From an optimization exercise on the open Yosys and OpenROAD flow, aimed at small area; shortcuts taken in it are not production practice.
The RTL was checked by simulation tests, not by an equivalence proof against the original design.
The series may have gaps, and a smaller design here may also do less where the tests do not look.

`flow/run.sh`:
```
#!/bin/bash
# synth_recipe.tcl (not shown) runs the flow's synth.tcl, then flattens the netlist and writes it again
# the make line also repeats each setting of config.mk as NAME=value (left out here)
make -C /OpenROAD-flow-scripts/flow DESIGN_CONFIG=/design/flow/config.mk WORK_HOME=/design/flow/orfs CLKGATE_MAP_FILE= SYNTH_SCRIPT=/design/flow/synth_recipe.tcl finish
```
`flow/config.mk`:
```
export PLATFORM = sky130hd
export DESIGN_NAME = top_module_router
export DESIGN_NICKNAME = top_module_router
export VERILOG_FILES = /design/flow/design.v
export SDC_FILE = /design/flow/constraint.sdc
export NUM_CORES = 4
export LEC_CHECK = 0
export CAP_MARGIN = 20
export CORE_MARGIN = 2
export CORE_UTILIZATION = 40
export SLEW_MARGIN = 20
```
`flow/constraint.sdc`:
```
create_clock -name core_clock -period 5.0 [get_ports {clk}]
set_input_delay 1.0000 -clock core_clock [delete_from_list [all_inputs] [get_ports {clk}]]
set_output_delay 1.0000 -clock core_clock [all_outputs]
set_load 0.01 [all_outputs]
```
`flow/design.v`:
```
module router_fsm(data_in,clk,rstn,pkt_valid,parity_done,fifo_full,low_pkt_valid,soft_reset_0,soft_reset_1,soft_reset_2,empty_0,empty_1,empty_2,busy,detect_add,ld_state,laf_state,write_enb_reg,rst_int_reg,lfd_state,full_state);
input [1:0]data_in;
reg [1:0]temp;
input clk,rstn,pkt_valid,parity_done,fifo_full,low_pkt_valid;
input soft_reset_0,soft_reset_1,soft_reset_2;
input empty_0,empty_1,empty_2;
output wire detect_add,ld_state,laf_state,write_enb_reg,rst_int_reg,lfd_state,full_state;
output reg busy;
parameter decode_address=3'b000,
				load_first_data=3'b001,
				wait_till_empty=3'b010,
				load_data=3'b011,
				fifo_full_state=3'b100,
				load_parity=3'b101,
				check_parity_error=3'b110,
				load_after_full=3'b111;
reg [2:0]state,next_state;
always@(posedge clk)
begin
if(detect_add)  temp<=data_in;
end
always@(posedge clk)
begin
if (!rstn) state<=decode_address;
else if((soft_reset_0 && temp==2'b00) || (soft_reset_1 && temp==2'b01)||(soft_reset_2 && temp==2'b10))
state<=decode_address;
else state<=next_state;
end
always@(*)
begin
next_state<=decode_address;
case(state)
3'b000:begin
if((pkt_valid && data_in==0 && empty_0)||(pkt_valid && data_in==1 && empty_1)||(pkt_valid && data_in==2 && empty_2))
next_state<=load_first_data;
else if((pkt_valid && data_in==0 && ~empty_0)||(pkt_valid && data_in==1 && ~empty_1)||(pkt_valid && data_in==2 && ~empty_2))
next_state<=wait_till_empty;
else
next_state<=decode_address;
end
3'b001:begin
next_state<=load_data; end
3'b010:begin
if((empty_0 && temp==2'b00)||(empty_1 && temp==2'b01)||(empty_2 && temp==2'b10))
next_state<=load_first_data;
else
next_state<=wait_till_empty; end
3'b011:begin
if (fifo_full)
next_state<=fifo_full_state;
else if(!fifo_full && !pkt_valid)
next_state<=load_parity;
else
next_state<=load_data;
end
3'b100:begin
next_state<=(fifo_full)?fifo_full_state:load_after_full;
end
3'b101:begin
next_state<=check_parity_error;end
3'b110:begin
next_state<=(fifo_full)?fifo_full_state:decode_address; end
3'b111:begin
if (!parity_done && !low_pkt_valid)  
next_state<=load_data;
else if(!parity_done && low_pkt_valid)
next_state<=load_parity;
else if(parity_done)
next_state<=decode_address;
end
endcase
end
assign detect_add = (state==decode_address);
assign lfd_state = (state==load_first_data);
assign ld_state = (state==load_data);
assign laf_state = (state==load_after_full);
assign write_enb_reg = ((state==load_data)||(state==load_parity)||(state==load_after_full));
assign full_state=(state==fifo_full_state);
assign rst_int_reg = (low_pkt_valid==1'b0)?(state==check_parity_error):1'b0;
always@(state)begin
case(state)
3'b000,3'b011 : busy=1'b0;
default: busy=1'b1;
endcase end
endmodule 
module router_register(clk,rstn,pkt_valid,fifo_full,rst_int_reg,detect_add,ld_state,laf_state,full_state,lfd_state,parity_done,low_pkt_valid,err,dout,data_in);
input clk,rstn,pkt_valid,fifo_full,rst_int_reg,detect_add,ld_state,laf_state,full_state,lfd_state;
input [7:0]data_in;
output reg parity_done,low_pkt_valid,err;
output reg [7:0]dout;
reg [7:0]header_byte,full_state_byte,internal_parity,packet_parity;
always@(posedge clk)
begin
  if (detect_add || ~rstn)												  parity_done<=1'b0;
  else if (ld_state==1 && fifo_full==0 && pkt_valid==0)        parity_done<=1'b1;
  else if(laf_state==1 && low_pkt_valid==1 && parity_done==0) parity_done<=1'b1;
  else parity_done<=parity_done;
end
always@(posedge clk)
begin
	if(rst_int_reg || ~rstn) low_pkt_valid<=0;
	else if (ld_state && ~pkt_valid) low_pkt_valid<=1;
end
always@(posedge clk)
begin
	if (~rstn) 
		begin
			header_byte<=8'b0;full_state_byte<=8'b0;packet_parity<=8'b0;
		end
	else if(detect_add && pkt_valid && data_in[1:0]!=2'b11)      
		header_byte<=data_in;
	else if (~pkt_valid && ld_state) 
		packet_parity<=data_in;												 
	else if (fifo_full && ld_state) 
		full_state_byte<=data_in;												 
	else 
		begin
		header_byte<=header_byte;
		full_state_byte<=full_state_byte;
		packet_parity<=packet_parity;
		end
end
always@(posedge clk)
begin
	if (!rstn || detect_add)
		internal_parity<=8'b0;
	else if(lfd_state)
		internal_parity<=internal_parity^header_byte;
	else if(pkt_valid && ld_state && !full_state)
		internal_parity<=internal_parity^data_in;
	else
		internal_parity<=internal_parity;
end
always@(posedge clk)
begin
	if (!rstn) err<=0;
	else if(parity_done)
		err<=(internal_parity!=packet_parity)?1'b1:1'b0;
	else
		err<=err;
end
always@(posedge clk)
begin
if (!rstn) dout<=0;
	else if (lfd_state)
		dout<=header_byte;
	else if(ld_state && !fifo_full)
		dout<=data_in;
	else if(laf_state)
		dout<=full_state_byte;
	else
		dout<=dout; end
endmodule 
module router_syn(clk,rstn,data_in,write_enb_reg,detect_add,vld_out_0,vld_out_1,vld_out_2,read_enb_0,read_enb_1,read_enb_2,write_enb,fifo_full,empty_0,empty_1,empty_2,soft_reset_0,soft_reset_1,soft_reset_2,full_0,full_1,full_2);
input clk,rstn,empty_0,empty_1,empty_2,full_0,full_1,full_2,detect_add,write_enb_reg,read_enb_0,read_enb_1,read_enb_2;
input [1:0]data_in;
output reg soft_reset_0,soft_reset_1,soft_reset_2,fifo_full;
output reg [2:0] write_enb;
output vld_out_0,vld_out_1,vld_out_2;
reg [1:0]temp;
reg [4:0]count;   
assign vld_out_0 = ~empty_0;
assign vld_out_1 = ~empty_1;
assign vld_out_2 = ~empty_2;
always@(posedge clk)
	begin
		if(!rstn)
			temp<=0;
		else if(detect_add)
			temp<=data_in;
		else
			temp<=temp;
	end
always@(*)
	begin
		case(temp)
			2'b00 : fifo_full = full_0;
			2'b01 : fifo_full = full_1;
			2'b10 : fifo_full = full_2;
			default : fifo_full = 1'b0;
		endcase
	end
always@(*)
	begin
		if(write_enb_reg)
			begin
				case(temp)
					2'b00 : write_enb = 3'b001;
					2'b01 : write_enb = 3'b010;
					2'b10 : write_enb = 3'b100;
					default : write_enb = 3'b000;
				endcase
			end
		else
			write_enb = 3'b0;
	end
always@(posedge clk)
	begin
		if(!rstn)
			begin
				count<=5'b0;
				soft_reset_0<=1'b0;
				soft_reset_1<=1'b0;
				soft_reset_2<=1'b0;
			end
		else
		begin
		soft_reset_0<=1'b0;
		soft_reset_1<=1'b0;
		soft_reset_2<=1'b0;
		if(vld_out_0)
			begin
				if(!read_enb_0)
					begin
						if(count==5'd29)
							begin
								soft_reset_0<=1'b1;
								count<=5'b0;
							end
						else
							begin
								soft_reset_0<=1'b0;
								count<=count+5'b1;
							end
					end
				else
					count<=5'b0;
			end
		else if(vld_out_1)
			begin
				if(!read_enb_1)
					begin
						if(count==5'd29)
							begin
								soft_reset_1<=1'b1;
								count<=5'b0;
							end
						else
								begin
								soft_reset_1<=1'b0;
								count<=count+5'b1;
							end
					end
				else
					count<=5'b0;
			end
		else if(vld_out_2)
			begin
				if(!read_enb_2)
					begin
						if(count==5'd29)
							begin
								soft_reset_2<=1'b1;
								count<=5'b0;
						end
						else
							begin
								soft_reset_2<=1'b0;
								count<=count+5'b1;
							end
					end
					else
					count<=5'b0;
			end
		else
				count<=5'b0;
		end
	end
endmodule 
module router_fifo(rstn, clk, soft_reset, read_enb, write_enb, lfd_state, data_in, dout, full, empty);
input rstn, clk, soft_reset, read_enb, write_enb, lfd_state;
input [7:0] data_in;
output reg [7:0] dout;
output empty, full;
reg [8:0] mem[15:0];    
reg [4:0] rd_ptr;  
reg [4:0] wr_ptr;  
reg [6:0] count;
reg temp;
integer i;
assign full = ((wr_ptr[4] != rd_ptr[4]) && (wr_ptr[3:0] == rd_ptr[3:0])) ? 1'b1 : 1'b0;
assign empty = (wr_ptr[4:0] == rd_ptr[4:0]) ? 1'b1 : 1'b0;
always @(posedge clk) begin
  if (!rstn)
    temp <= 1'b0;
  else
    temp <= lfd_state;
end
always @(posedge clk) begin
  if (!rstn)
    count <= 0;
  else if (soft_reset)
    count <= 0;
  else if (read_enb && ~empty)
	  begin
		 if (mem[rd_ptr[3:0]][8] == 1'b1)
			count <= mem[rd_ptr[3:0]][7:2] + 1'b1;
		 else
			count <= count - 1'b1;
	  end
	else count<=count;
end
always @(posedge clk) begin
  if (!rstn || soft_reset) 
	  begin
		 wr_ptr <= 0;
		 rd_ptr <= 0;
	  end 
  else 
		begin
		 if (write_enb && ~full)
			wr_ptr <= wr_ptr + 1'b1;
		 if (read_enb && ~empty)
			rd_ptr <= rd_ptr + 1'b1;
		end
end
always @(posedge clk) begin
  if (!rstn)
    dout <= 8'b0;
  else if (soft_reset)
    dout <= 8'h00;
  else if (read_enb && ~empty)
    dout <= mem[rd_ptr[3:0]][7:0];
  else
    dout <= 8'h00;
end
always @(posedge clk) 
begin
  if (!rstn || soft_reset) 
	  begin
		 for (i = 0; i < 16; i = i + 1)
			mem[i] <= 8'b0;
	  end 
  else if (write_enb && ~full) 
	  begin
			{mem[wr_ptr[3:0]][8],mem[wr_ptr[3:0]][7:0]} <= {temp, data_in};
	  end
end
endmodule 
module top_module_router(clk,rstn,pkt_valid,read_enb_0,read_enb_1,read_enb_2,data_in,dout_0,dout_1,dout_2,vld_out_0,vld_out_1,vld_out_2,err,busy);
input clk,rstn,pkt_valid;
input read_enb_0,read_enb_1,read_enb_2;
input [7:0]data_in;
output [7:0]dout_0,dout_1,dout_2;
output vld_out_0,vld_out_1,vld_out_2,err,busy;
wire[2:0]write_enb;
wire[7:0]dout;
wire parity_done,fifo_full,low_pkt_valid,soft_reset_0,soft_reset_1,soft_reset_2,empty_0,empty_1,empty_2;
wire detect_add,ld_state,laf_state,write_enb_reg,rst_int_reg,lfd_state,full_state,full_0,full_1,full_2;
router_fsm FSM(data_in[1:0],clk,rstn,pkt_valid,parity_done,fifo_full,low_pkt_valid,soft_reset_0,soft_reset_1,soft_reset_2,empty_0,empty_1,empty_2,busy,detect_add,ld_state,laf_state,write_enb_reg,rst_int_reg,lfd_state,full_state);
router_register REGISTER(clk,rstn,pkt_valid,fifo_full,rst_int_reg,detect_add,ld_state,laf_state,full_state,lfd_state,parity_done,low_pkt_valid,err,dout,data_in);
router_syn SYNCHRONIZER(clk,rstn,data_in[1:0],write_enb_reg,detect_add,vld_out_0,vld_out_1,vld_out_2,read_enb_0,read_enb_1,read_enb_2,write_enb,fifo_full,empty_0,empty_1,empty_2,soft_reset_0,soft_reset_1,soft_reset_2,full_0,full_1,full_2);
router_fifo FIFO_0(rstn, clk, soft_reset_0, read_enb_0, write_enb[0], lfd_state, dout, dout_0, full_0, empty_0);
router_fifo FIFO_1(rstn, clk, soft_reset_1, read_enb_1, write_enb[1], lfd_state, dout, dout_1, full_1, empty_1);
router_fifo FIFO_2(rstn, clk, soft_reset_2, read_enb_2, write_enb[2], lfd_state, dout, dout_2, full_2, empty_2);
endmodule
```
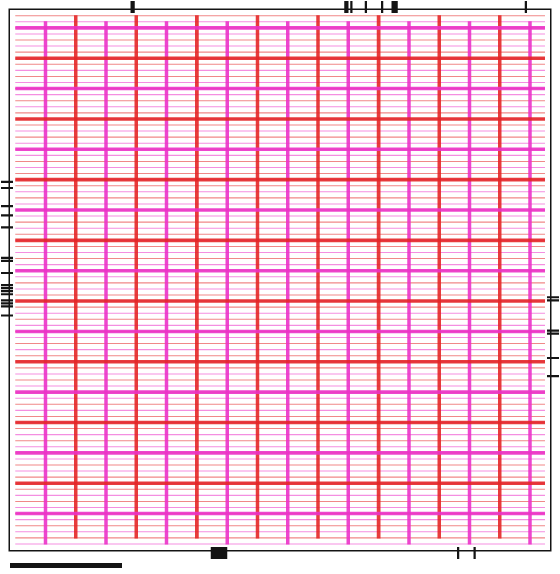
Run 1: power grid
The bar under the picture is 50 µm long. Pins as bars on the die edge.
magenta -> VSS
red -> VDD
rows = 87
met1 rails = 88
met5 straps = 17
Vert. Die Dim: 242 µm
core box area: 56200 µm²
Chip Width: 242 µm

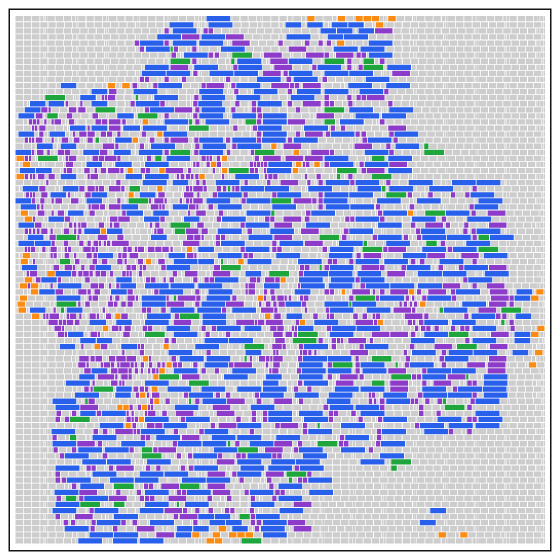
Run 1: cells coloured by class
Fill, decap, tap and diode cells in grey.
orange -> other buffers and delay cells  # cells 87
green -> clock drivers and dummy loads  # cells 100
blue -> flip-flops  # cells 496
purple -> all other logic  # cells 1018

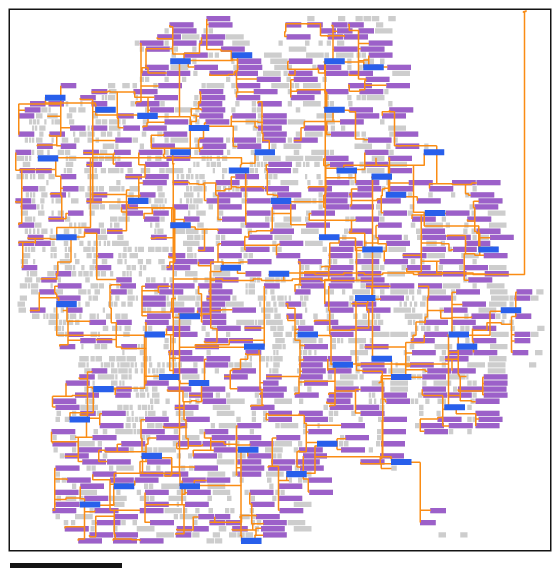
Run 1: routed clock nets over the placement
The bar under the picture is 50 µm long.
blue -> cells driving clock nets  # count 53
orange -> clock wires  # length 6310 µm
purple -> flip-flops  # count 496
flops lie = all over the die
routed clock nets = 54

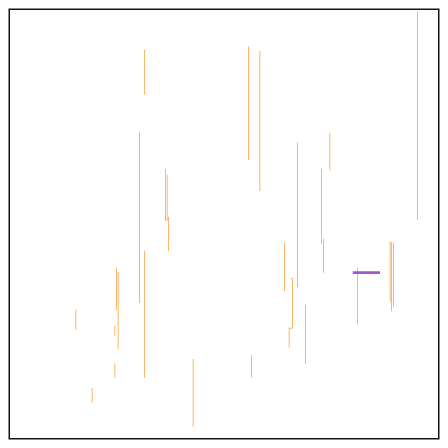
Run 1: metal layers overlaid
Only two layers are drawn.
orange -> met4  # wire length 1080 µm
purple -> met5  # wire length 13.8 µm

==> flow_metrics.tcl, run 1 <==
set metrics [dict create \
    place_inst 2356 \
    cts_setup_buffers 0 \
    cts-hold-fix-buffers 0 \
    dp_hpwl_mm 33.3 \
    finalSetupTns_ns 0 \
    final_util_pct 45.6 \
    met2_usage_pct 29.2 \
    start_util_pct 40.3 \
    area_growth_pct 13.1 \
    min_path_type "flip-flop to flip-flop" \
    drc_errors 0 \
    dp_slack_ns 0.908 \
    numCtsBuffers 53 \
    grt_pass1_vias 13100 \
    dr_total_vias 12800 \
    synth_top_area_share_pct 51.2 \
    setup_ws_ns 0.809 \
    cp-endpoint "vld_out_2" \
    wirelength_mm 51.4 \
    setup_viol 0 \
    crit_family "buffers and inverters" \
    start_kind "flip-flop" \
    grt_pass1_wl_mm 79.6 \
    holdPathEnd "REGISTER.packet_parity[3]" \
    first_pass_iters 5 \
    holdWs_ns 0.467 \
    dpl-instance-area_um2 23900 \
    seq_share_pct 53.9 \
    clk_latency_ns 0.61 \
    synthAdderAreaFrac_pct 0.939 \
    layout_common_cells "387 x and2_1, 386 x edfxtp_1, 120 x mux4_2, 109 x nor2_1, 99 x dfxtp_1" \
    clockBufferDepth 3 \
    yosysSeqAreaShare_pct 60.9 \
    multiInputGateArea_um2 8330 \
    busiest_layer "met2" \
    synth_area_per_cell_um2 14.0 \
    clkSlewWorstSetupHoldPaths_ns 0.07 \
    grt_max_degree 50 \
    syn-cell-area_um2 22600 \
    skew_ns 0.0328 \
    maxSlewHeadroom_pct 27.3 \
    wl_met2_mm 24.6 \
    grtUsageMet1_pct 24.3 \
    synth_commonest_cells "387 x and2_1, 386 x edfxtp_1, 120 x mux4_2, 110 x dfxtp_1, 109 x nor2_1" \
    required_ns 4.00 \
    cts_resized 0 \
    status "finished clean" \
    clock_sinks 496 \
    grt_overflow 0 \
    top_area_cell_class "sequential cells" \
    slowest_delay_ns 0.62 \
    nWellTaps 756 \
    r2r_end "FIFO_2.mem[2][2]" \
    ys_warn_count 4 \
    holdCritStartpoint "REGISTER.packet_parity[3]" \
    synth-xor-area-share_pct 2.38 \
    inv_count 13 \
    cts_tree "built" \
    drtIter0Drc 914 \
    ys.flop_type "edfxtp_1" \
    synth_top_family_by_area "simple AND/OR/NAND/NOR gates" \
    nNonClkBuffers 87 \
    synth-async-reset-ratio_pct 0 \
    setup.worst_path.end_class "primary output" \
    vias_per_cell 5.22 \
    io_pins 43 \
    yosysMostFrequentCell "and2_1" \
    synth_compound_area_share_pct 3.05 \
    worstSetupPathType "flip-flop to primary output" \
    critPathLaunch "FIFO_2.rd_ptr[1]" \
    place_congestion 0.777 \
    yosys_register_bits 496 \
    synth_nets 1652 \
    nClkBuffers 81 \
]
==> inputs of run 2 (changes only) <==
==> flow/design.v (replaced) <==
module router_fifo(clk, rstn, soft_reset, read_enb, write_enb, data_in, dout, full, empty);
input clk, rstn, soft_reset, read_enb, write_enb;
input [7:0] data_in;
output reg [7:0] dout;
output full, empty;
reg [127:0] mem;
reg [4:0] cnt;
assign empty = cnt[4];
assign full = (cnt == 5'h0f);
wire rd = read_enb & ~empty;
wire wr = write_enb & ~full;
always @(posedge clk)
  if (wr) mem <= {mem[119:0], data_in};
always @(posedge clk)
  if (!rstn || soft_reset) cnt <= 5'h1f;
  else if (wr && !rd) cnt <= cnt + 5'd1;
  else if (rd && !wr) cnt <= cnt - 5'd1;
always @(posedge clk)
  if (!rstn || soft_reset || !rd) dout <= 8'h00;
  else dout <= mem[cnt[3:0]*8 +: 8];
endmodule
module top_module_router(clk,rstn,pkt_valid,read_enb_0,read_enb_1,read_enb_2,data_in,dout_0,dout_1,dout_2,vld_out_0,vld_out_1,vld_out_2,err,busy);
input clk,rstn,pkt_valid;
input read_enb_0,read_enb_1,read_enb_2;
input [7:0]data_in;
output [7:0]dout_0,dout_1,dout_2;
output vld_out_0,vld_out_1,vld_out_2,err,busy;
localparam DA  = 3'd0,  
           LFD = 3'd1,  
           WTE = 3'd2,  
           LD  = 3'd3,  
           FFS = 3'd4,  
           LP  = 3'd5,  
           CPE = 3'd6,  
           LAF = 3'd7;  
reg [2:0] state, next_state;
reg [1:0] temp;           
reg pd, lpv;              
reg err;
reg [7:0] ip;             
reg [7:0] pp;             
reg [7:0] fsb;            
reg [7:0] din;            
reg [4:0] tcnt;           
reg sr0, sr1, sr2;        
wire empty_0, empty_1, empty_2, full_0, full_1, full_2;
wire s_da  = (state == DA);
wire s_lfd = (state == LFD);
wire s_ld  = (state == LD);
wire s_laf = (state == LAF);
reg full_t, empty_t, empty_a;
always @(*) begin
  case (temp)
    2'd0: begin full_t = full_0; empty_t = empty_0; end
    2'd1: begin full_t = full_1; empty_t = empty_1; end
    2'd2: begin full_t = full_2; empty_t = empty_2; end
    default: begin full_t = 1'b0; empty_t = 1'b0; end
  endcase
  case (data_in[1:0])
    2'd0: empty_a = empty_0;
    2'd1: empty_a = empty_1;
    default: empty_a = empty_2;
  endcase
end
wire srhit = (sr0 && temp == 2'd0) || (sr1 && temp == 2'd1) || (sr2 && temp == 2'd2);
always @(*) begin
  case (state)
    DA:  next_state = (pkt_valid && data_in[1:0] != 2'd3) ? (empty_a ? LFD : WTE) : DA;
    LFD: next_state = LD;
    WTE: next_state = empty_t ? LFD : WTE;
    LD:  next_state = full_t ? FFS : (!pkt_valid ? LP : LD);
    FFS: next_state = full_t ? FFS : LAF;
    LP:  next_state = CPE;
    CPE: next_state = full_t ? FFS : DA;
    default: next_state = pd ? DA : (lpv ? LP : LD);
  endcase
end
always @(posedge clk)
  if (!rstn || srhit) state <= DA;
  else state <= next_state;
assign busy = !(s_da || s_ld);
wire wen = s_ld || (state == LP) || s_laf;
always @(posedge clk)
  if (s_da) temp <= data_in[1:0];
always @(posedge clk)
  if (!rstn || s_da) pd <= 1'b0;
  else if ((s_ld && !full_t && !pkt_valid) || (s_laf && lpv)) pd <= 1'b1;
always @(posedge clk)
  if (!rstn) lpv <= 1'b0;
  else if (s_ld && !pkt_valid) lpv <= 1'b1;
always @(posedge clk)
  if (s_ld && !pkt_valid) pp <= data_in;
always @(posedge clk)
  if (!rstn) fsb <= 8'h00;
  else if (s_ld && pkt_valid && full_t) fsb <= data_in;
always @(posedge clk)
  if (s_da) ip <= data_in;
  else if (s_ld && pkt_valid) ip <= ip ^ data_in;
always @(posedge clk)
  if (!rstn) err <= 1'b0;
  else if (pd) err <= (ip != pp);
always @(posedge clk)
  if (s_lfd) din <= ip;
  else if (s_ld && !full_t) din <= data_in;
  else if (s_laf) din <= fsb;
wire stall = !empty_0 ? !read_enb_0 : !empty_1 ? !read_enb_1 : !empty_2 ? !read_enb_2 : 1'b0;
wire tout = stall && (tcnt == 5'd29);
always @(posedge clk)
  if (!stall || tout) tcnt <= 5'd0;
  else tcnt <= tcnt + 5'd1;
always @(posedge clk) begin
  sr0 <= rstn && tout && !empty_0;
  sr1 <= rstn && tout && empty_0 && !empty_1;
  sr2 <= rstn && tout && empty_0 && empty_1;
end
assign vld_out_0 = ~empty_0;
assign vld_out_1 = ~empty_1;
assign vld_out_2 = ~empty_2;
router_fifo FIFO_0(clk, rstn, sr0, read_enb_0, wen && temp == 2'd0, din, dout_0, full_0, empty_0);
router_fifo FIFO_1(clk, rstn, sr1, read_enb_1, wen && temp == 2'd1, din, dout_1, full_1, empty_1);
router_fifo FIFO_2(clk, rstn, sr2, read_enb_2, wen && temp == 2'd2, din, dout_2, full_2, empty_2);
endmodule
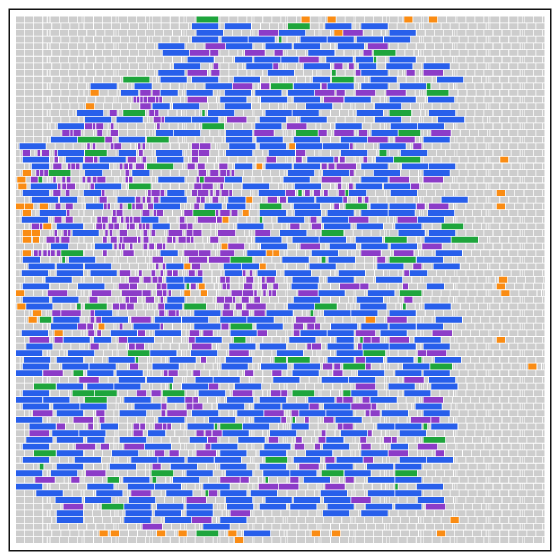
Run 2: cells coloured by class
Fill, decap, tap and diode cells in grey.
blue -> flip-flops  # cells 471
green -> clock drivers and dummy loads  # cells 90
orange -> other buffers and delay cells  # cells 58
purple -> all other logic  # cells 504

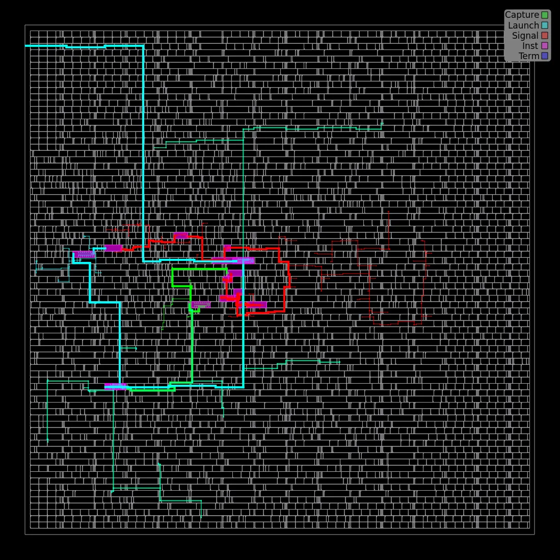
Run 2: path with the least slack
worst setup margin: 1.86 ns
Finished Layout Cells: 1730

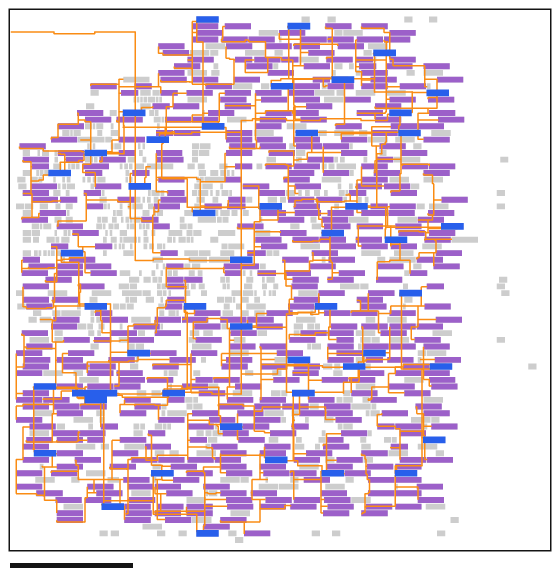
Run 2: routed clock nets over the placement
The bar under the picture is 50 µm long.
blue -> cells driving clock nets  # count 48
purple -> flip-flops  # count 471
orange -> clock wires  # length 5820 µm
routed clock nets = 49

==> flow_metrics.tcl, run 2 <==
set metrics [dict create \
    ys.flop_type "edfxtp_1" \
    wirelength_mm 33.3 \
    cts_resized 0 \
    coreArea_um2 46400 \
    cts_setup_buffers 0 \
    layout_common_cells "410 x edfxtp_1, 81 x mux4_2, 57 x dfxtp_1, 57 x mux2i_1, 48 x clkbuf_16" \
    clk_latency_ns 0.59 \
    synth_commonest_cells "410 x edfxtp_1, 81 x mux4_2, 61 x dfxtp_1, 57 x mux2i_1, 46 x nand2_1" \
    holdPathEnd "FIFO_0.mem[46]" \
    die_y_um 220 \
    grt_max_degree 95 \
    dp_hpwl_mm 19.3 \
    multiInputGateArea_um2 4990 \
    grt_pass1_wl_mm 53.1 \
    synthAdderAreaFrac_pct 1.26 \
    maxSlewHeadroom_pct 33.1 \
    synth_area_per_cell_um2 18.2 \
    dpl-instance-area_um2 19900 \
    setup.worst_path.end_class "flip-flop" \
    cp-endpoint "FIFO_2.cnt[4]" \
    drc_errors 0 \
    start_util_pct 40.3 \
    final_util_pct 46.3 \
    synth-async-reset-ratio_pct 0 \
    worstSetupPathType "flip-flop to flip-flop" \
    yosysMostFrequentCell "edfxtp_1" \
    slowest_delay_ns 0.68 \
    synth_top_area_share_pct 65.9 \
    skew_ns 0.0265 \
    synth_compound_area_share_pct 4.10 \
    critPathLaunch "state[2]" \
    io_pins 43 \
    cts_tree "built" \
    clock_sinks 471 \
    synth-xor-area-share_pct 1.45 \
    nClkBuffers 60 \
    seq_share_pct 63.1 \
    wl_met2_mm 14.6 \
    vias_per_cell 5.29 \
    holdWs_ns 0.436 \
    status "finished clean" \
    chipWidth_um 220 \
    nWellTaps 607 \
    met2_usage_pct 20.0 \
    finalSetupTns_ns 0 \
    grt_overflow 0 \
    inv_count 12 \
    nNonClkBuffers 58 \
    r2r_end "FIFO_2.cnt[4]" \
    dp_slack_ns 1.50 \
    clkSlewWorstSetupHoldPaths_ns 0.06 \
    synth_nets 1057 \
    busiest_layer "met1" \
    grtUsageMet1_pct 21.3 \
]
==> inputs of run 3 (changes only) <==
--- a/flow/config.mk
+++ b/flow/config.mk
@@ -5,7 +5,8 @@
 export SDC_FILE = /design/flow/constraint.sdc
 export NUM_CORES = 4
 export LEC_CHECK = 0
+export ABC_AREA = 1
 export CAP_MARGIN = 20
 export CORE_MARGIN = 2
-export CORE_UTILIZATION = 40
+export CORE_UTILIZATION = 65
 export SLEW_MARGIN = 20
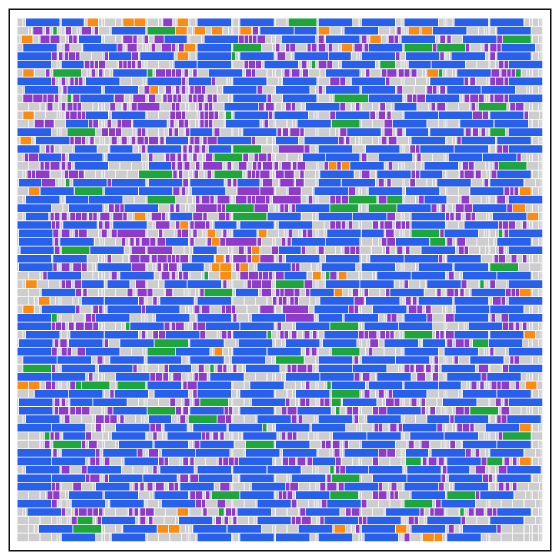
Run 3: cells coloured by class
Fill, decap, tap and diode cells in grey.
green -> clock drivers and dummy loads  # cells 85
orange -> other buffers and delay cells  # cells 60
blue -> flip-flops  # cells 471
purple -> all other logic  # cells 933

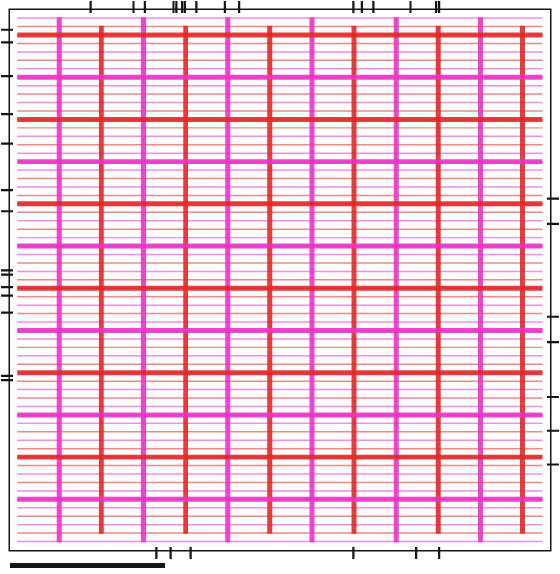
Run 3: power grid
The bar under the picture is 50 µm long. Pins as bars on the die edge.
magenta -> VSS
red -> VDD
met5 straps = 12
rows = 62
core box area: 28500 µm²
Chip Width: 174 µm
Vert. Die Dim: 174 µm

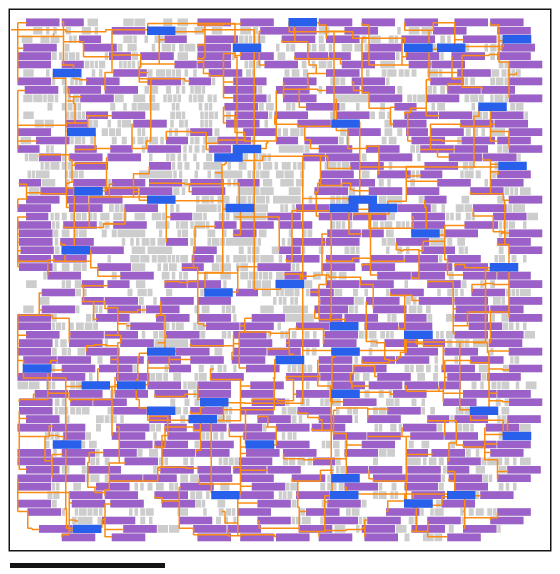
Run 3: routed clock nets over the placement
The bar under the picture is 50 µm long.
purple -> flip-flops  # count 471
orange -> clock wires  # length 5170 µm
blue -> cells driving clock nets  # count 46
routed clock nets = 47
flops lie = all over the die

==> flow_metrics.tcl, run 3 <==
set metrics [dict create \
    grt_overflow 0 \
    grtUsageMet1_pct 37.1 \
    critPathLaunch "state[2]" \
    io_pins 43 \
    multiInputGateArea_um2 4710 \
    setup.worst_path.end_class "primary output" \
    dpl-instance-area_um2 19500 \
    cts_setup_buffers 0 \
    cts_resized 0 \
    layout_common_cells "410 x edfxtp_1, 294 x nor2_1, 189 x o21ai_0, 86 x o211ai_1, 84 x nand2_1" \
    dp_slack_ns 1.79 \
    synth-xor-area-share_pct 1.31 \
    wirelength_mm 37.0 \
    seq_share_pct 64.4 \
    vias_per_cell 5.97 \
    dp_hpwl_mm 20.8 \
    synth_commonest_cells "410 x edfxtp_1, 295 x nor2_1, 191 x o21ai_0, 86 x o211ai_1, 85 x nand2_1" \
    holdWs_ns 0.440 \
    r2r_end "FIFO_2.mem[54]" \
    clk_latency_ns 0.55 \
    start_util_pct 65.8 \
    wl_met2_mm 17.3 \
    dr_total_vias 11500 \
    grt_max_degree 95 \
    nWellTaps 384 \
    skew_ns 0.0164 \
    final_util_pct 73.7 \
    holdPathEnd "FIFO_1.mem[23]" \
    clock_sinks 471 \
    status "finished clean" \
    post-route-period-util_pct 65.0 \
    met2_usage_pct 37.9 \
    grt_pass1_wl_mm 59.7 \
    fin_cells 1934 \
    maxSlewHeadroom_pct 33.0 \
    inv_count 57 \
    first_pass_iters 5 \
    finalSetupTns_ns 0 \
    nClkBuffers 68 \
    start_kind "flip-flop" \
    cts.htree.levels 2 \
    ys.flop_type "edfxtp_1" \
    cp-endpoint "busy" \
    synth_nets 1515 \
    synth_top_area_share_pct 65.6 \
    muxShareOfSynthArea_pct 0 \
    yosys.area.top_type "edfxtp_1" \
    slowest_delay_ns 0.52 \
    synth_compound_area_share_pct 12.5 \
    nNonClkBuffers 60 \
    drc_errors 0 \
    synth_area_per_cell_um2 12.7 \
    busiest_layer "met2" \
    yosysMostFrequentCell "edfxtp_1" \
    synth-async-reset-ratio_pct 0 \
]
==> inputs of run 4 (changes only) <==
--- a/flow/config.mk
+++ b/flow/config.mk
@@ -5,8 +5,9 @@
 export SDC_FILE = /design/flow/constraint.sdc
 export NUM_CORES = 4
 export LEC_CHECK = 0
-export ABC_AREA = 1
 export CAP_MARGIN = 20
 export CORE_MARGIN = 2
 export CORE_UTILIZATION = 65
+export CTS_BUF_LIST = sky130_fd_sc_hd__clkbuf_4
+export CTS_CLUSTER_SIZE = 30
 export SLEW_MARGIN = 20
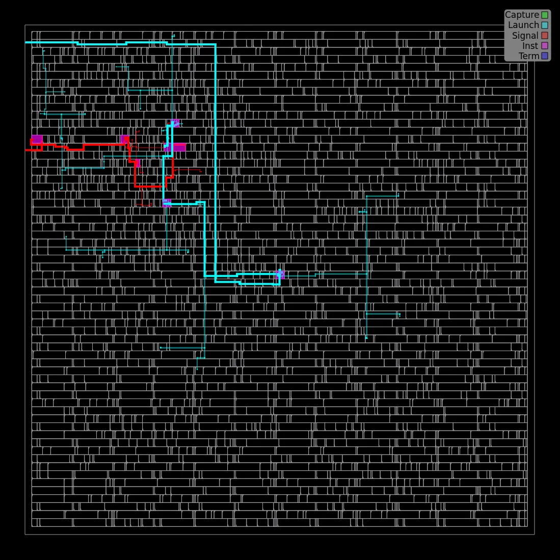
Run 4: path with the least slack
Tmin final: 3.36 ns
worst setup margin: 1.64 ns
final design utilization: 74.1%

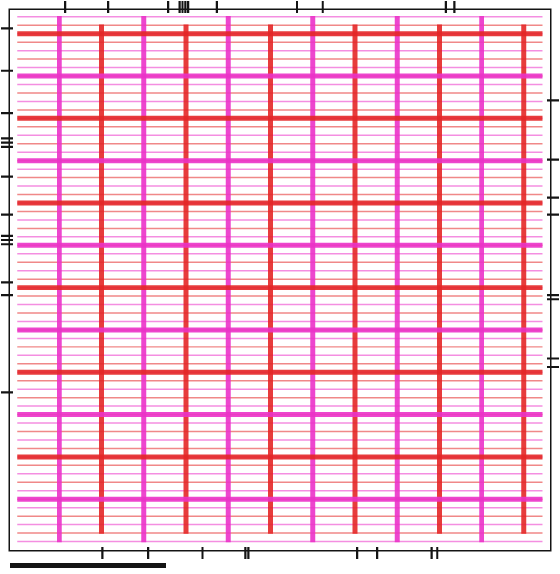
Run 4: power grid
The bar under the picture is 50 µm long. Pins as bars on the die edge.
red -> VDD
magenta -> VSS
rows = 62
met4 straps = 12

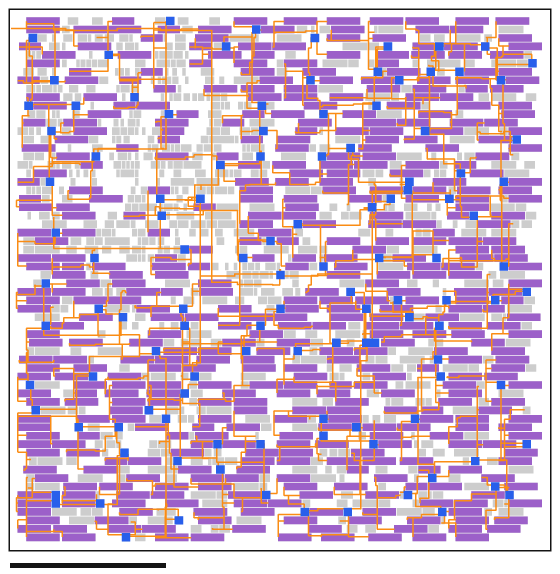
Run 4: routed clock nets over the placement
The bar under the picture is 50 µm long.
purple -> flip-flops  # count 471
orange -> clock wires  # length 5930 µm
blue -> cells driving clock nets  # count 115
routed clock nets = 116
flops lie = all over the die
worst skew pair latency: 0.76 ns
Clock Skews: 0.0729 ns

==> flow_metrics.tcl, run 4 <==
set metrics [dict create \
    status "finished clean" \
    layout_common_cells "410 x edfxtp_1, 179 x clkbuf_4, 81 x mux4_2, 57 x dfxtp_1, 57 x mux2i_1" \
    grt_overflow 0 \
    die_y_um 174 \
    synth_area_per_cell_um2 18.2 \
    synth_top_area_share_pct 65.9 \
    first_pass_iters 5 \
    start_kind "flip-flop" \
    seq_share_pct 64.2 \
    grt_max_degree 95 \
    post-route-period-util_pct 67.1 \
    rsz0062_at_grt "no" \
    grtUsageMet1_pct 33.8 \
    cts.htree.levels 3 \
    min_path_type "flip-flop to flip-flop" \
    vias_per_cell 5.85 \
    met2_usage_pct 33.2 \
    dr_total_vias 9545 \
    synth_commonest_cells "410 x edfxtp_1, 81 x mux4_2, 61 x dfxtp_1, 57 x mux2i_1, 46 x nand2_1" \
    gr-usage-met3_pct 4.34 \
    start_util_pct 65.6 \
    area_growth_pct 12.9 \
    multiInputGateArea_um2 4990 \
    critPathLaunch "state[0]" \
    cts_resized 0 \
    cp-endpoint "busy" \
    muxShareOfSynthArea_pct 15.0 \
    ys.flop_type "edfxtp_1" \
    synth-xor-area-share_pct 1.45 \
    holdPathEnd "FIFO_0.mem[85]" \
    synth_nets 1057 \
    inv_count 12 \
    holdCritStartpoint "FIFO_0.mem[77]" \
    synth_edf_count 410 \
    synth_compound_area_share_pct 4.10 \
    cts_setup_buffers 0 \
    reg2reg_setup_slack_ns 1.77 \
    largestRegisters "FIFO_0.mem: 128 flops, FIFO_1.mem: 128 flops, FIFO_2.mem: 128 flops" \
    dpl-instance-area_um2 19600 \
    yosys.area.top_type "edfxtp_1" \
    fin_cells 1633 \
    dp_hpwl_mm 18.3 \
    nNonClkBuffers 58 \
    drc_errors 0 \
    maxSlewHeadroom_pct 29.1 \
    holdWs_ns 0.400 \
    r2r_end "FIFO_2.cnt[4]" \
    nWellTaps 384 \
    setup.worst_path.end_class "primary output" \
    ys_warn_count 2 \
    io_pins 43 \
    finalSetupTns_ns 0 \
    yosysMostFrequentCell "edfxtp_1" \
    grt_pass1_wl_mm 52.5 \
    nClkBuffers 179 \
    coreArea_um2 28500 \
    dp_slack_ns 1.44 \
    busiest_layer "met1" \
    synth-async-reset-ratio_pct 0 \
    wl_met2_mm 15.3 \
    chipWidth_um 174 \
    wirelength_mm 32.5 \
]
==> inputs of run 5 (changes only) <==
--- a/flow/config.mk
+++ b/flow/config.mk
@@ -8,6 +8,6 @@
 export CAP_MARGIN = 20
 export CORE_MARGIN = 2
 export CORE_UTILIZATION = 65
-export CTS_BUF_LIST = sky130_fd_sc_hd__clkbuf_4
-export CTS_CLUSTER_SIZE = 30
+export CTS_BUF_LIST = sky130_fd_sc_hd__clkbuf_8
+export CTS_CLUSTER_SIZE = 40
 export SLEW_MARGIN = 20
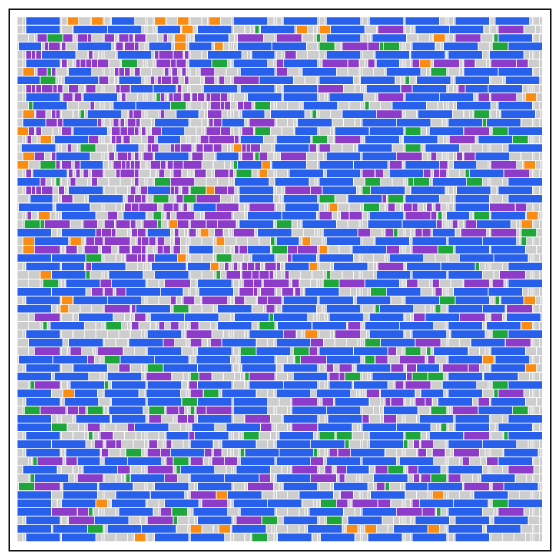
Run 5: cells coloured by class
Fill, decap, tap and diode cells in grey.
purple -> all other logic  # cells 504
green -> clock drivers and dummy loads  # cells 138
blue -> flip-flops  # cells 471
orange -> other buffers and delay cells  # cells 58
final design utilization: 73.5%
Final Instance Area: 20900 µm²
core box area: 28500 µm²
sequential share of cell area: 64.7%

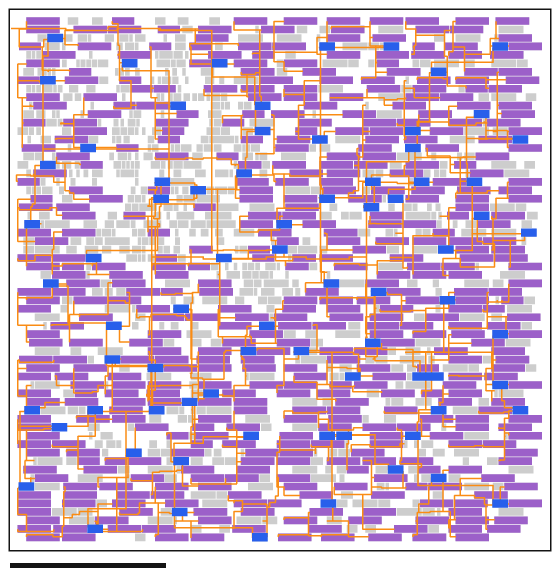
Run 5: routed clock nets over the placement
The bar under the picture is 50 µm long.
purple -> flip-flops  # count 471
blue -> cells driving clock nets  # count 75
orange -> clock wires  # length 5630 µm
routed clock nets = 76

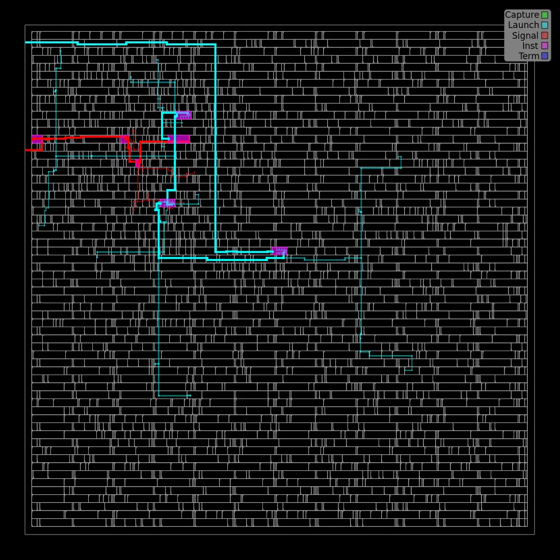
Run 5: path with the least slack
Tmin final: 3.19 ns
Finished Layout Cells: 1555
setup TNS: 0 ns

==> flow_metrics.tcl, run 5 <==
set metrics [dict create \
    die_y_um 174 \
    multiInputGateArea_um2 4990 \
    grtUsageMet1_pct 33.8 \
    busiest_layer "met1" \
    io_pins 43 \
    setup_viol 0 \
    r2r_end "FIFO_2.cnt[4]" \
    wl_met2_mm 14.8 \
    start_kind "flip-flop" \
    synth_commonest_cells "410 x edfxtp_1, 81 x mux4_2, 61 x dfxtp_1, 57 x mux2i_1, 46 x nand2_1" \
    cp-endpoint "busy" \
    min_path_type "flip-flop to flip-flop" \
    reg2reg_setup_slack_ns 1.84 \
    ys.flop_type "edfxtp_1" \
    gr-usage-met3_pct 4.01 \
    inv_count 12 \
    post-route-period-util_pct 63.8 \
    multi_input_area_share_pct 23.8 \
    largestRegisters "FIFO_0.mem: 128 flops, FIFO_1.mem: 128 flops, FIFO_2.mem: 128 flops" \
    clk_latency_ns 0.60 \
    grt_overflow 0 \
    holdPathEnd "FIFO_0.mem[70]" \
    synth_nets 1057 \
    muxShareOfSynthArea_pct 15.0 \
    max_freq_mhz 314 \
    holdWs_ns 0.434 \
    layout_common_cells "410 x edfxtp_1, 81 x mux4_2, 79 x clkbuf_8, 57 x dfxtp_1, 57 x mux2i_1" \
    nWellTaps 384 \
    holdCritStartpoint "FIFO_0.mem[62]" \
    cts_setup_buffers 0 \
    synthAdderAreaFrac_pct 1.26 \
    drc_errors 0 \
    met2_usage_pct 32.8 \
    yosys.area.top_type "edfxtp_1" \
    nNonClkBuffers 58 \
    dp_slack_ns 1.44 \
    synth-async-reset-ratio_pct 0 \
    synth_top_area_share_pct 65.9 \
    cts_resized 0 \
    dr_total_vias 9297 \
    status "finished clean" \
    cts.htree.levels 3 \
    rsz0062_at_grt "no" \
    synth_compound_area_share_pct 4.10 \
    dp_hpwl_mm 18.3 \
    yosysMostFrequentCell "edfxtp_1" \
    dpl-instance-area_um2 19600 \
    setup_ws_ns 1.81 \
    nClkBuffers 79 \
    skew_ns 0.0289 \
    first_pass_iters 5 \
    synth_area_per_cell_um2 18.2 \
    area_growth_pct 12.1 \
    synth_edf_count 410 \
    synth-xor-area-share_pct 1.45 \
    maxSlewHeadroom_pct 27.6 \
    critPathLaunch "state[1]" \
    wirelength_mm 32.0 \
    vias_per_cell 5.98 \
    non_clock_buffer_area_share_pct 2.60 \
    grt_max_degree 95 \
    grt_pass1_wl_mm 51.6 \
    start_util_pct 65.6 \
]

static timing again, ports no longer ideal:
The results above use ideal ports. As a check the final layouts listed here were re-extracted and re-timed, cells and wires unchanged. Step 1 (the two cells are an assumption about what drives the block):
set clk [get_ports {clk}]
set_driving_cell -lib_cell sky130_fd_sc_hd__clkbuf_16 $clk
set_driving_cell -lib_cell sky130_fd_sc_hd__buf_2 [delete_from_list [all_inputs] $clk]
Step 2 moves the port delays by t, midway between the first and last clock arrival at a register: inputs arrive t later, outputs are due t later. That takes back most of the time a late clock gives input paths. a / b / c = no drivers / after step 1 / after step 2; a / b = the first two.
| run | t, ns | setup WS [ns] | worst setup path at the end | clock arrival spread, ns | worst data-port slew with drivers (ns) |
|---|---|---|---|---|---|
| run 1 | 0.657 | 0.809 / 0.751 / 0.803 | input to register | 0.033 / 0.033 | 0.05 |
| run 2 | 0.625 | 1.861 / 1.845 / 1.504 | input to register | 0.030 / 0.031 | 0.05 |
| run 3 | 0.591 | 1.749 / 1.695 / 1.802 | input to register | 0.020 / 0.019 | 0.07 |
| run 4 | 0.768 | 1.644 / 1.596 / 1.443 | input to register | 0.079 / 0.079 | 0.04 |
| run 5 | 0.631 | 1.811 / 1.765 / 1.503 | input to register | 0.029 / 0.030 | 0.04 |
After both steps every run listed still meets setup and hold. For run 2, which loses most, drivers alone change the setup slack by -0.016 ns; drivers and shift together by -0.357 ns.
